What follows belongs to an exercise in optimizing a design on an open flow for small area, a short achievable clock period and few clock cycles per item; a production flow would make more cautious choices. The RTL was checked by simulation tests, not by an equivalence proof against the original design.

**Run 1: signal wires on met1**

Supply wires on this layer in gray.
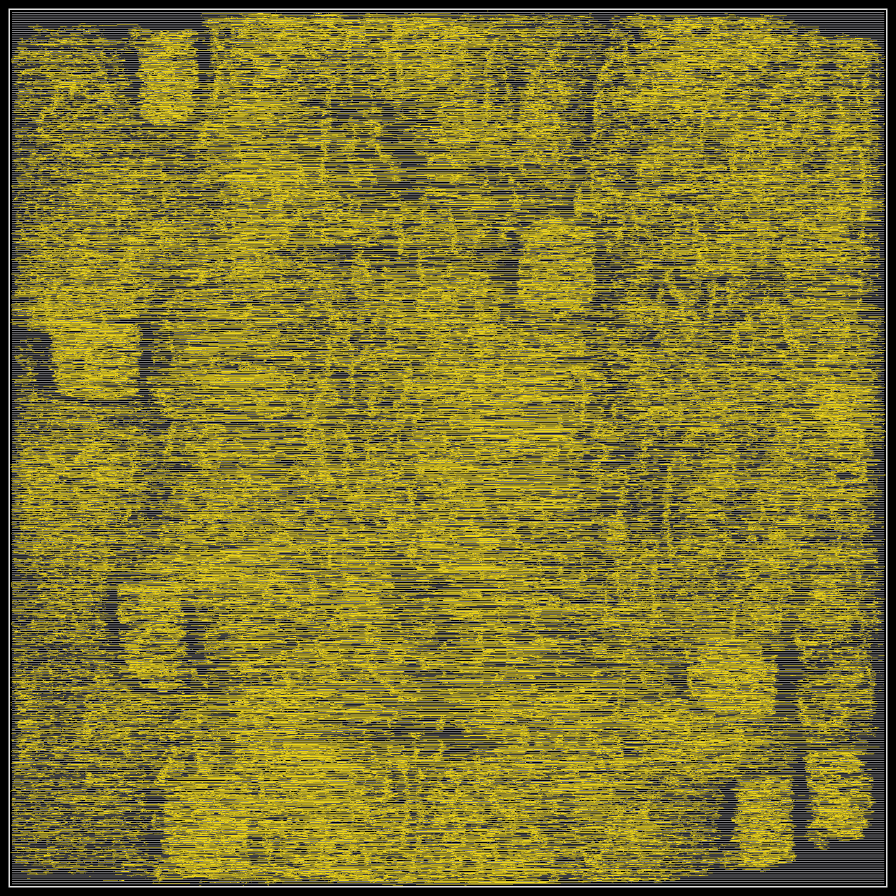
**Run 1: metal 2**

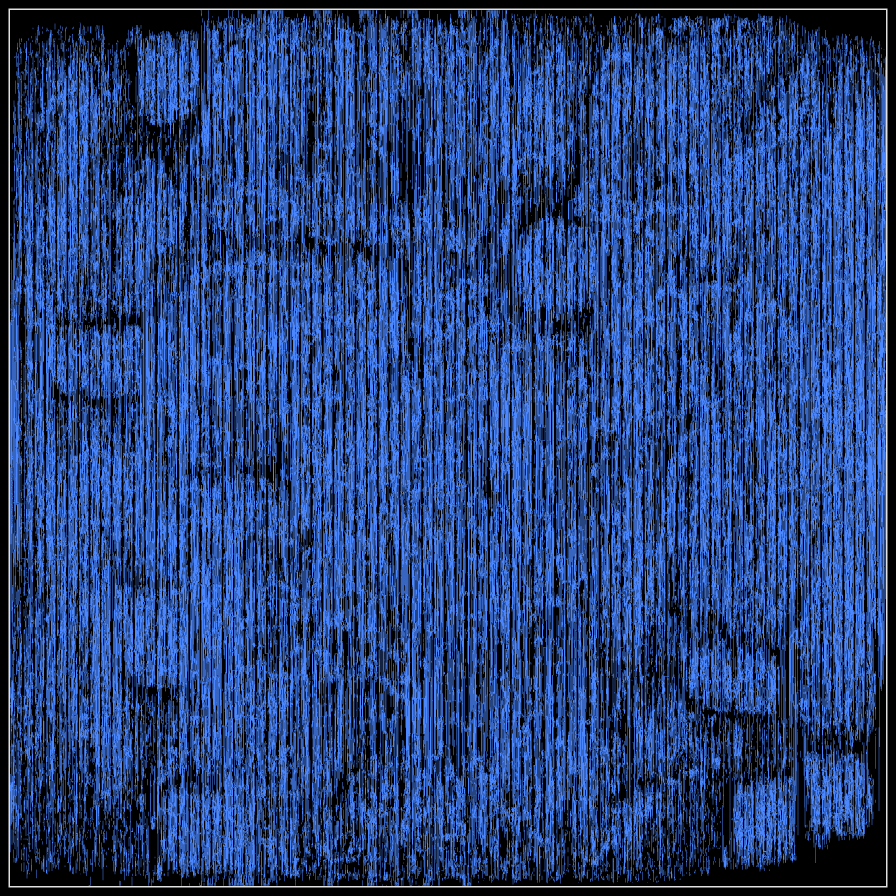
**Run 1: M3 wires**

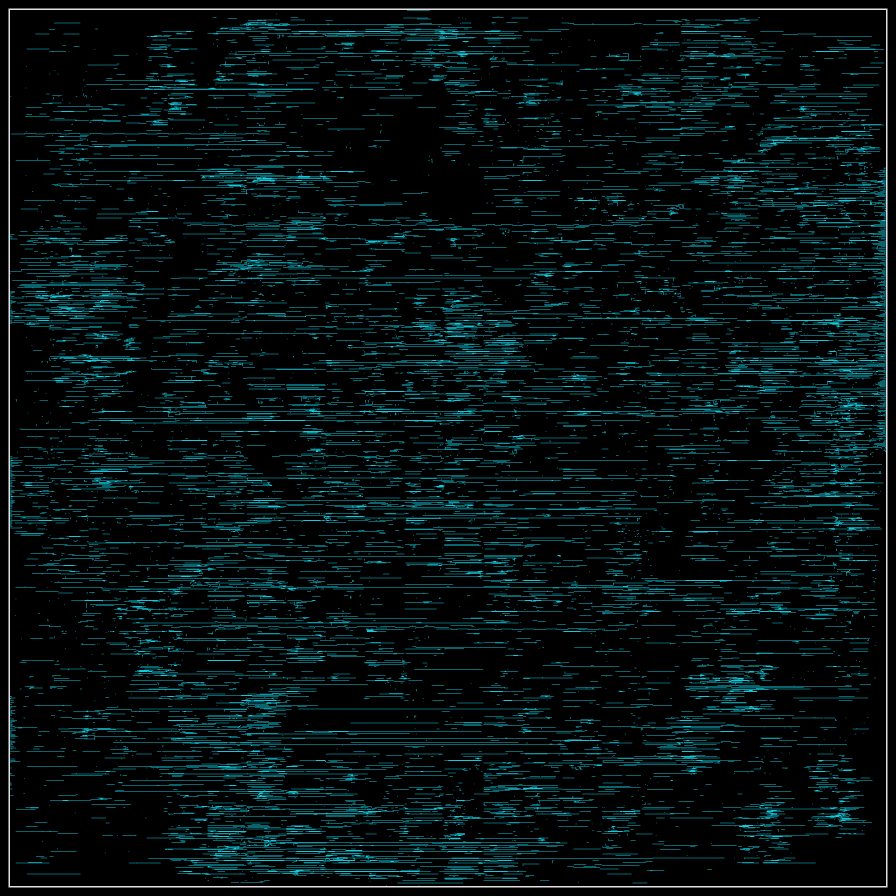
==> design.v <==
`timescale 1ns / 1ps
module karray(
		input wire [5:0] idx, output reg [31:0] k
	);
	always @(*) begin
		case (idx)
			6'b000000: k = 32'h428a2f98;
			6'b000001: k = 32'h71374491;
			6'b000010: k = 32'hb5c0fbcf;
			6'b000011: k = 32'he9b5dba5;
			6'b000100: k = 32'h3956c25b;
			6'b000101: k = 32'h59f111f1;
			6'b000110: k = 32'h923f82a4;
			6'b000111: k = 32'hab1c5ed5;
			6'b001000: k = 32'hd807aa98;
			6'b001001: k = 32'h12835b01;
			6'b001010: k = 32'h243185be;
			6'b001011: k = 32'h550c7dc3;
			6'b001100: k = 32'h72be5d74;
			6'b001101: k = 32'h80deb1fe;
			6'b001110: k = 32'h9bdc06a7;
			6'b001111: k = 32'hc19bf174;
			6'b010000: k = 32'he49b69c1;
			6'b010001: k = 32'hefbe4786;
			6'b010010: k = 32'h0fc19dc6;
			6'b010011: k = 32'h240ca1cc;
			6'b010100: k = 32'h2de92c6f;
			6'b010101: k = 32'h4a7484aa;
			6'b010110: k = 32'h5cb0a9dc;
			6'b010111: k = 32'h76f988da;
			6'b011000: k = 32'h983e5152;
			6'b011001: k = 32'ha831c66d;
			6'b011010: k = 32'hb00327c8;
			6'b011011: k = 32'hbf597fc7;
			6'b011100: k = 32'hc6e00bf3;
			6'b011101: k = 32'hd5a79147;
			6'b011110: k = 32'h06ca6351;
			6'b011111: k = 32'h14292967;
			6'b100000: k = 32'h27b70a85;
			6'b100001: k = 32'h2e1b2138;
			6'b100010: k = 32'h4d2c6dfc;
			6'b100011: k = 32'h53380d13;
			6'b100100: k = 32'h650a7354;
			6'b100101: k = 32'h766a0abb;
			6'b100110: k = 32'h81c2c92e;
			6'b100111: k = 32'h92722c85;
			6'b101000: k = 32'ha2bfe8a1;
			6'b101001: k = 32'ha81a664b;
			6'b101010: k = 32'hc24b8b70;
			6'b101011: k = 32'hc76c51a3;
			6'b101100: k = 32'hd192e819;
			6'b101101: k = 32'hd6990624;
			6'b101110: k = 32'hf40e3585;
			6'b101111: k = 32'h106aa070;
			6'b110000: k = 32'h19a4c116;
			6'b110001: k = 32'h1e376c08;
			6'b110010: k = 32'h2748774c;
			6'b110011: k = 32'h34b0bcb5;
			6'b110100: k = 32'h391c0cb3;
			6'b110101: k = 32'h4ed8aa4a;
			6'b110110: k = 32'h5b9cca4f;
			6'b110111: k = 32'h682e6ff3;
			6'b111000: k = 32'h748f82ee;
			6'b111001: k = 32'h78a5636f;
			6'b111010: k = 32'h84c87814;
			6'b111011: k = 32'h8cc70208;
			6'b111100: k = 32'h90befffa;
			6'b111101: k = 32'ha4506ceb;
			6'b111110: k = 32'hbef9a3f7;
			6'b111111: k = 32'hc67178f2;
		endcase
	end
endmodule
module dsha_finisher #(parameter START_ROUND=0) (input wire clk, input wire rst, input wire [255:0] X, input wire [95:0] Y, input wire [31:0] in_nonce, output reg [255:0] hash, output reg [31:0] out_nonce, output wire accepted);
	wire [511:0] data1;
	assign data1[95:0] = Y;
	assign data1[127:96] = in_nonce;
	assign data1[135:128] = 8'h80;
	assign data1[495:136] = 0;
	assign data1[511:496] = 16'h8002;
	sha256_chunk #(.START_ROUND(START_ROUND)) chunk1(.clk(clk), .rst(rst), .data(data1), .V_in(X), .hash(hash1), .valid(valid1));
	wire valid1;
	wire [255:0] hash1;
	wire [511:0] data2;
	assign data2[255:0] = hash1;
	assign data2[263:256] = 8'h80;
	assign data2[495:264] = 0;
	assign data2[511:496] = 16'h0001;
	sha256_chunk #(.START_ROUND(START_ROUND)) chunk2(.clk(clk), .rst(rst), .data(data2), .V_in(256'h5be0cd191f83d9ab9b05688c510e527fa54ff53a3c6ef372bb67ae856a09e667), .hash(hash2), .valid(valid2));
	wire [255:0] hash2;
	wire valid2;
	assign accepted = valid2;
	reg [31:0] nonce1, nonce2;
	always @(posedge clk) begin
		if (valid2) begin
			hash <= hash2;
			nonce1 <= in_nonce;
			nonce2 <= nonce1;
			out_nonce <= nonce2;
		end
	end
endmodule
module sha256_chunk #(parameter START_ROUND=0) (
		input wire clk, input wire rst, input wire [511:0] data, input wire [255:0] V_in, output wire [255:0] hash, output wire accepted, output wire valid
	);
	function [31:0] rotate (input [31:0] data, input [4:0] shift);
		reg [63:0] tmp;
		begin
		  tmp = {data, data} >> shift;
		  rotate = tmp[31:0];
		end
	endfunction
	function [31:0] flipbytes (input [31:0] data);
		flipbytes = {data[7:0], data[15:8], data[23:16], data[31:24]};
	endfunction
	reg [5:0] roundnum;
	reg [255:0] V;
	reg [31:0] R[7:0];  
	reg [31:0] w[15:0];
	reg [31:0] nw, nR[7:0], s0, s1, S1, ch, temp1, S0, maj, temp2;
	wire [31:0] k;
	karray karray(.idx(roundnum), .k(k));
	assign hash[31:0] = flipbytes(V[31:0] + nR[0]);
	assign hash[63:32] = flipbytes(V[63:32] + nR[1]);
	assign hash[95:64] = flipbytes(V[95:64] + nR[2]);
	assign hash[127:96] = flipbytes(V[127:96] + nR[3]);
	assign hash[159:128] = flipbytes(V[159:128] + nR[4]);
	assign hash[191:160] = flipbytes(V[191:160] + nR[5]);
	assign hash[223:192] = flipbytes(V[223:192] + nR[6]);
	assign hash[255:224] = flipbytes(V[255:224] + nR[7]);
	assign accepted = (roundnum == 6'b111111);
	assign valid = (roundnum == 6'b111111);
	always @(*) begin
		s0 = rotate(w[1], 7) ^ rotate(w[1], 18) ^ (w[1] >> 3);
		s1 = rotate(w[14], 17) ^ rotate(w[14], 19) ^ (w[14] >> 10);
		nw = w[0] + s0 + w[9] + s1;
		S1 = rotate(R[4], 6) ^ rotate(R[4], 11) ^ rotate(R[4], 25);
		ch = (R[4] & R[5]) ^ ((~R[4]) & R[6]);
		temp1 = R[7] + S1 + ch + k + w[0];
		S0 = rotate(R[0], 2) ^ rotate(R[0], 13) ^ rotate(R[0], 22);
		maj = (R[0] & R[1]) ^ (R[0] & R[2]) ^ (R[1] & R[2]);
		temp2 = S0 + maj;
		nR[7] = R[6];
		nR[6] = R[5];
		nR[5] = R[4];
		nR[4] = R[3] + temp1;
		nR[3] = R[2];
		nR[2] = R[1];
		nR[1] = R[0];
		nR[0] = temp1 + temp2;
	end
	always @(posedge clk) begin
		if (roundnum == 6'b111111) begin
			V <= V_in;
			R[0] <= V_in[31:0];
			R[1] <= V_in[63:32];
			R[2] <= V_in[95:64];
			R[3] <= V_in[127:96];
			R[4] <= V_in[159:128];
			R[5] <= V_in[191:160];
			R[6] <= V_in[223:192];
			R[7] <= V_in[255:224];
			w[0] <= flipbytes(data[31:0]);
			w[1] <= flipbytes(data[63:32]);
			w[2] <= flipbytes(data[95:64]);
			w[3] <= flipbytes(data[127:96]);
			w[4] <= flipbytes(data[159:128]);
			w[5] <= flipbytes(data[191:160]);
			w[6] <= flipbytes(data[223:192]);
			w[7] <= flipbytes(data[255:224]);
			w[8] <= flipbytes(data[287:256]);
			w[9] <= flipbytes(data[319:288]);
			w[10] <= flipbytes(data[351:320]);
			w[11] <= flipbytes(data[383:352]);
			w[12] <= flipbytes(data[415:384]);
			w[13] <= flipbytes(data[447:416]);
			w[14] <= flipbytes(data[479:448]);
			w[15] <= flipbytes(data[511:480]);
		end else begin
			R[0] <= nR[0];
			R[1] <= nR[1];
			R[2] <= nR[2];
			R[3] <= nR[3];
			R[4] <= nR[4];
			R[5] <= nR[5];
			R[6] <= nR[6];
			R[7] <= nR[7];
			w[0] <= w[1];
			w[1] <= w[2];
			w[2] <= w[3];
			w[3] <= w[4];
			w[4] <= w[5];
			w[5] <= w[6];
			w[6] <= w[7];
			w[7] <= w[8];
			w[8] <= w[9];
			w[9] <= w[10];
			w[10] <= w[11];
			w[11] <= w[12];
			w[12] <= w[13];
			w[13] <= w[14];
			w[14] <= w[15];
			w[15] <= nw;
		end
		if (rst)
			roundnum <= START_ROUND;
		else
			roundnum <= roundnum + 1'b1;
	end
endmodule
`timescale 1ns / 1ps
`default_nettype none
module dsha_miner(
		input wire clk,
		input wire rst,
		input wire [255:0] midstate,
		input wire [95:0] tail,
		input wire [31:0] start_nonce,
		output reg out_valid,
		output reg [31:0] out_nonce,
		output reg [255:0] out_hash
	);
	localparam NUM_COPIES = 4;
	reg [31:0] in_nonce;
	wire accepted;
	wire [255:0] _out_hash[NUM_COPIES-1:0];
	wire [31:0] _out_nonce[NUM_COPIES-1:0];
	wire [NUM_COPIES-1:0] _dsha_accepted;
	genvar idx;
	generate
		for (idx = 0; idx < NUM_COPIES; idx = idx + 1) begin: block_dsha
			dsha_finisher #(.START_ROUND(idx)) dsha(.clk(clk), .rst(rst), .X(midstate), .Y(tail), .in_nonce(in_nonce), .hash(_out_hash[idx]), .out_nonce(_out_nonce[idx]), .accepted(_dsha_accepted[idx]));
		end
	endgenerate
	assign accepted = (_dsha_accepted != 0);
	reg [3:0] warm;
	reg [NUM_COPIES-1:0] sel;
	always @(posedge clk) begin
		if (rst) begin
			in_nonce <= start_nonce;
			warm <= 4'd0;
			out_valid <= 1'b0;
			sel <= 0;
		end else begin
			if (accepted) in_nonce <= in_nonce + 1;
			if (accepted && warm != 4'd8) warm <= warm + 1'b1;
			out_valid <= accepted && (warm == 4'd8);
			sel <= _dsha_accepted;
		end
	end
	integer i;
	always @(*) begin
		out_nonce = _out_nonce[0];
		out_hash = _out_hash[0];
		for (i = 1; i < NUM_COPIES; i = i + 1) begin
			if (sel[i]) begin
				out_nonce = _out_nonce[i];
				out_hash = _out_hash[i];
			end
		end
	end
endmodule
==> run.sh <==
#!/bin/bash
# synth_recipe.tcl (not shown) runs the flow's synth.tcl, then flattens the netlist and writes it again
# the make line also repeats each setting of config.mk as NAME=value (left out here)
make -C /OpenROAD-flow-scripts/flow DESIGN_CONFIG=/design/flow/config.mk WORK_HOME=/design/flow/orfs CLKGATE_MAP_FILE= SYNTH_SCRIPT=/design/flow/synth_recipe.tcl finish
==> config.mk <==
export PLATFORM = sky130hd
export DESIGN_NAME = dsha_miner
export DESIGN_NICKNAME = dsha_miner
export VERILOG_FILES = /design/flow/design.v
export SDC_FILE = /design/flow/constraint.sdc
export NUM_CORES = 8
export LEC_CHECK = 0
export CAP_MARGIN = 30
export CORE_MARGIN = 2
export CORE_UTILIZATION = 40
export SLEW_MARGIN = 30
==> constraint.sdc <==
create_clock -name core_clock -period 12.0 [get_ports {clk}]
set_input_delay 2.4000 -clock core_clock [delete_from_list [all_inputs] [get_ports {clk}]]
set_output_delay 2.4000 -clock core_clock [all_outputs]
set_load 0.01 [all_outputs]
==> out/metrics.cfg <==
[sta]
worst_pin_slew_ns = 1.24
fin_skew_ns = 0.104
hold_slack_ns = 0.367
maxSlewViolCount = 0

[drt]
dr.pass1.iters = 7

[clock_network]
cts_buffers = 1107
postCtsResizedCells = 0

[worst_setup_path]
start_kind = flop
cp.arrival_ns = 11.65
path_buf_inv = 6
cpMaxStageDelayCell = o31ai_1
crit_path_frequent_cell = a21oi_1

[yosys]
synth-edff-count = 2464
async_flop_share = 0
synthFlopType = dfxtp_1
muxShareOfSynthArea = 0.0152
synth_warnings = 22
ys_seq_area_frac = 0.445
synthAdderAreaFrac = 0.128

[global_route]
met2_usage = 0.633
busiest_layer = met2
overflow = 0

[finish]
n_fill_cell = 108000
fin_nets = 51800

[floorplan]
dieArea_um2 = 1150000

[place]
numPortBuffers = 674

[run_status]
status = timing/DRC/antenna clean

Testbench counts for the RTL of run 1, summed over its fixed seeds: cycles 133,136, items 8,192.
About 'signal wires on met1':
longest straight run	340 um
share of all routed wire	37%
main direction	horizontal
met1 GRT Util: 0.459
DR vias: 366k
drt total wl: 2360000 um

About 'metal 2':
wire length on this layer	1080 mm
main direction	vertical

About 'M3 wires':
main direction	horizontal
longest straight run	570 um
wire length on this layer	156 mm
met3 Usage GRT: 0.0695

-- run 1: cell usage in the layout, fill, tap and decap left out, types with 1883 or more instances in the layout --
cell      Yosys  final
a21oi_1    2266   2253
ha_1       2179   2178
inv_1      1892   1883
dfxtp_1    6456   6445
nand2_1    7525   7517
nor2_1     2328   2319
and2_1     2823   2823
edfxtp_1   2464   2464
o21ai_0    2770   2661
xnor2_1    3168   3104
-- run 1: per-layer routing --
metal	routed length [um]	up-vias
li1	-	161000
met1	873000	182000
met2	1080000	18000
met3	156000	5289
met4	255000	100
met5	665	-
-- run 1: sequential cells by signal (all words and copies together) (netlist names) --
| name | cells |
|---|---|
| block_dsha.dsha.chunk1.w | 2048 |
| block_dsha.dsha.chunk2.w | 2048 |
| block_dsha.dsha.chunk1.R | 1024 |
| block_dsha.dsha.chunk1.V | 1024 |
| block_dsha.dsha.chunk2.R | 1024 |
| block_dsha.dsha.hash | 1024 |
| block_dsha.dsha.chunk1.k | 128 |
| block_dsha.dsha.chunk2.k | 128 |
| block_dsha.dsha.nonce1 | 128 |
| block_dsha.dsha.nonce2 | 128 |
| block_dsha.dsha.out_nonce | 128 |
| in_nonce | 32 |
| block_dsha.dsha.chunk1.roundnum | 24 |
| block_dsha.dsha.chunk2.roundnum | 24 |
| warm | 4 |
| sel | 3 |
| out_valid | 1 |
-- run 1: stage by stage --
step	setup slack, ns	instances	area (um2)
6_report	1.49	64300	519000
2_1_floorplan	0.105	47200	456000
4_1_cts	1.65	63600	517000
5_1_grt	0.812	63900	518000
3_5_place_dp	1.62	61700	482000
3_3_place_gp	1.19	61700	481000
-- run 1: cells in the mapped netlist, drive strengths merged, types with 82 or more instances --
cell type,instances,area (um2)
o31ai,217,1650
o211ai,273,2050
o21a,341,2560
ha,2179,27300
o21bai,236,1770
or3,174,1090
a211oi,332,2530
fa,1528,30600
a21oi,2269,11400
xor2,1450,12700
nand2b,782,4890
mux2i,372,3720
dfxtp,6456,129000
nor3b,93,698
a21o,963,7230
o21ai,2815,14100
nand4,133,832
a311oi,130,1140
a31oi,311,1970
and3,224,1410
nor2,2328,8740
a221oi,82,748
a21boi,98,743
o311ai,131,1160
buf,228,867
nand2,7526,28300
xnor2,3170,27800
or2,126,791
nor3,594,2970
clkbuf,2063,7740
a2111oi,89,968
o22ai,92,582
mux2,276,3110
edfxtp,2464,74000
nor2b,250,1560
inv,1901,7140
nand3,653,3270
and2,2829,17700
-- run 1: area by class of cell --
class	instances	area, um2	area share
diodes	660	1650	0.00318
clock buffers	1526	31600	0.0608
clock inverters	386	3940	0.00758
inverters	1912	7240	0.0139
multi-input cells	34100	239000	0.460
flip-flops and latches	8920	203000	0.391
well taps	15200	19000	0.0366
repair buffers	1644	13600	0.0261
-- run 1: cell families after synthesis --
family,after synthesis
and+or+nand+nor,16000
muxes,652
AOI/OAI and AO/OA,9063
buffers and inverters,4203
adders and majority gates,3767
xor gates and xnor gates,4628
DFF,8920
-- run 1: final timing paths --
kind / end / from / cells after the start
max: block_dsha[3].dsha.chunk2.w[0][31] / block_dsha[3].dsha.chunk1.R[4][27] / 42
min: block_dsha[1].dsha.chunk1.w[14][8] / block_dsha[1].dsha.chunk1.w[15][8] / 1
min reg2reg: block_dsha[1].dsha.chunk1.w[14][8] / block_dsha[1].dsha.chunk1.w[15][8] / 1
max reg2reg: block_dsha[3].dsha.chunk2.w[0][31] / block_dsha[3].dsha.chunk1.R[4][27] / 42

static timing again, ports no longer ideal:
The results above use ideal ports. As a check the final layout listed here was re-extracted and re-timed, cells and wires unchanged. Step 1 sets driving cells, clkbuf_16 on the clock port and buf_2 on the other inputs (assumed; they add their load-dependent delay and slew). Step 2 moves the port delays by t, midway between the first and last clock arrival at a register: inputs arrive t later, outputs are due t later. That takes back most of the time a late clock gives input paths. Three values: ideal, step 1, step 2; two values: the first two.
shift t [ns]: 1.446
slack for setup (ns): 1.486 / 1.486 / 1.486
worst setup path at the end: register to register
slew at the worst register clock pin (ns): 0.07 / 0.07
After both steps setup and hold are still met in this run. For this run, drivers alone change the setup slack by 0.000 ns; drivers and shift together by 0.000 ns.
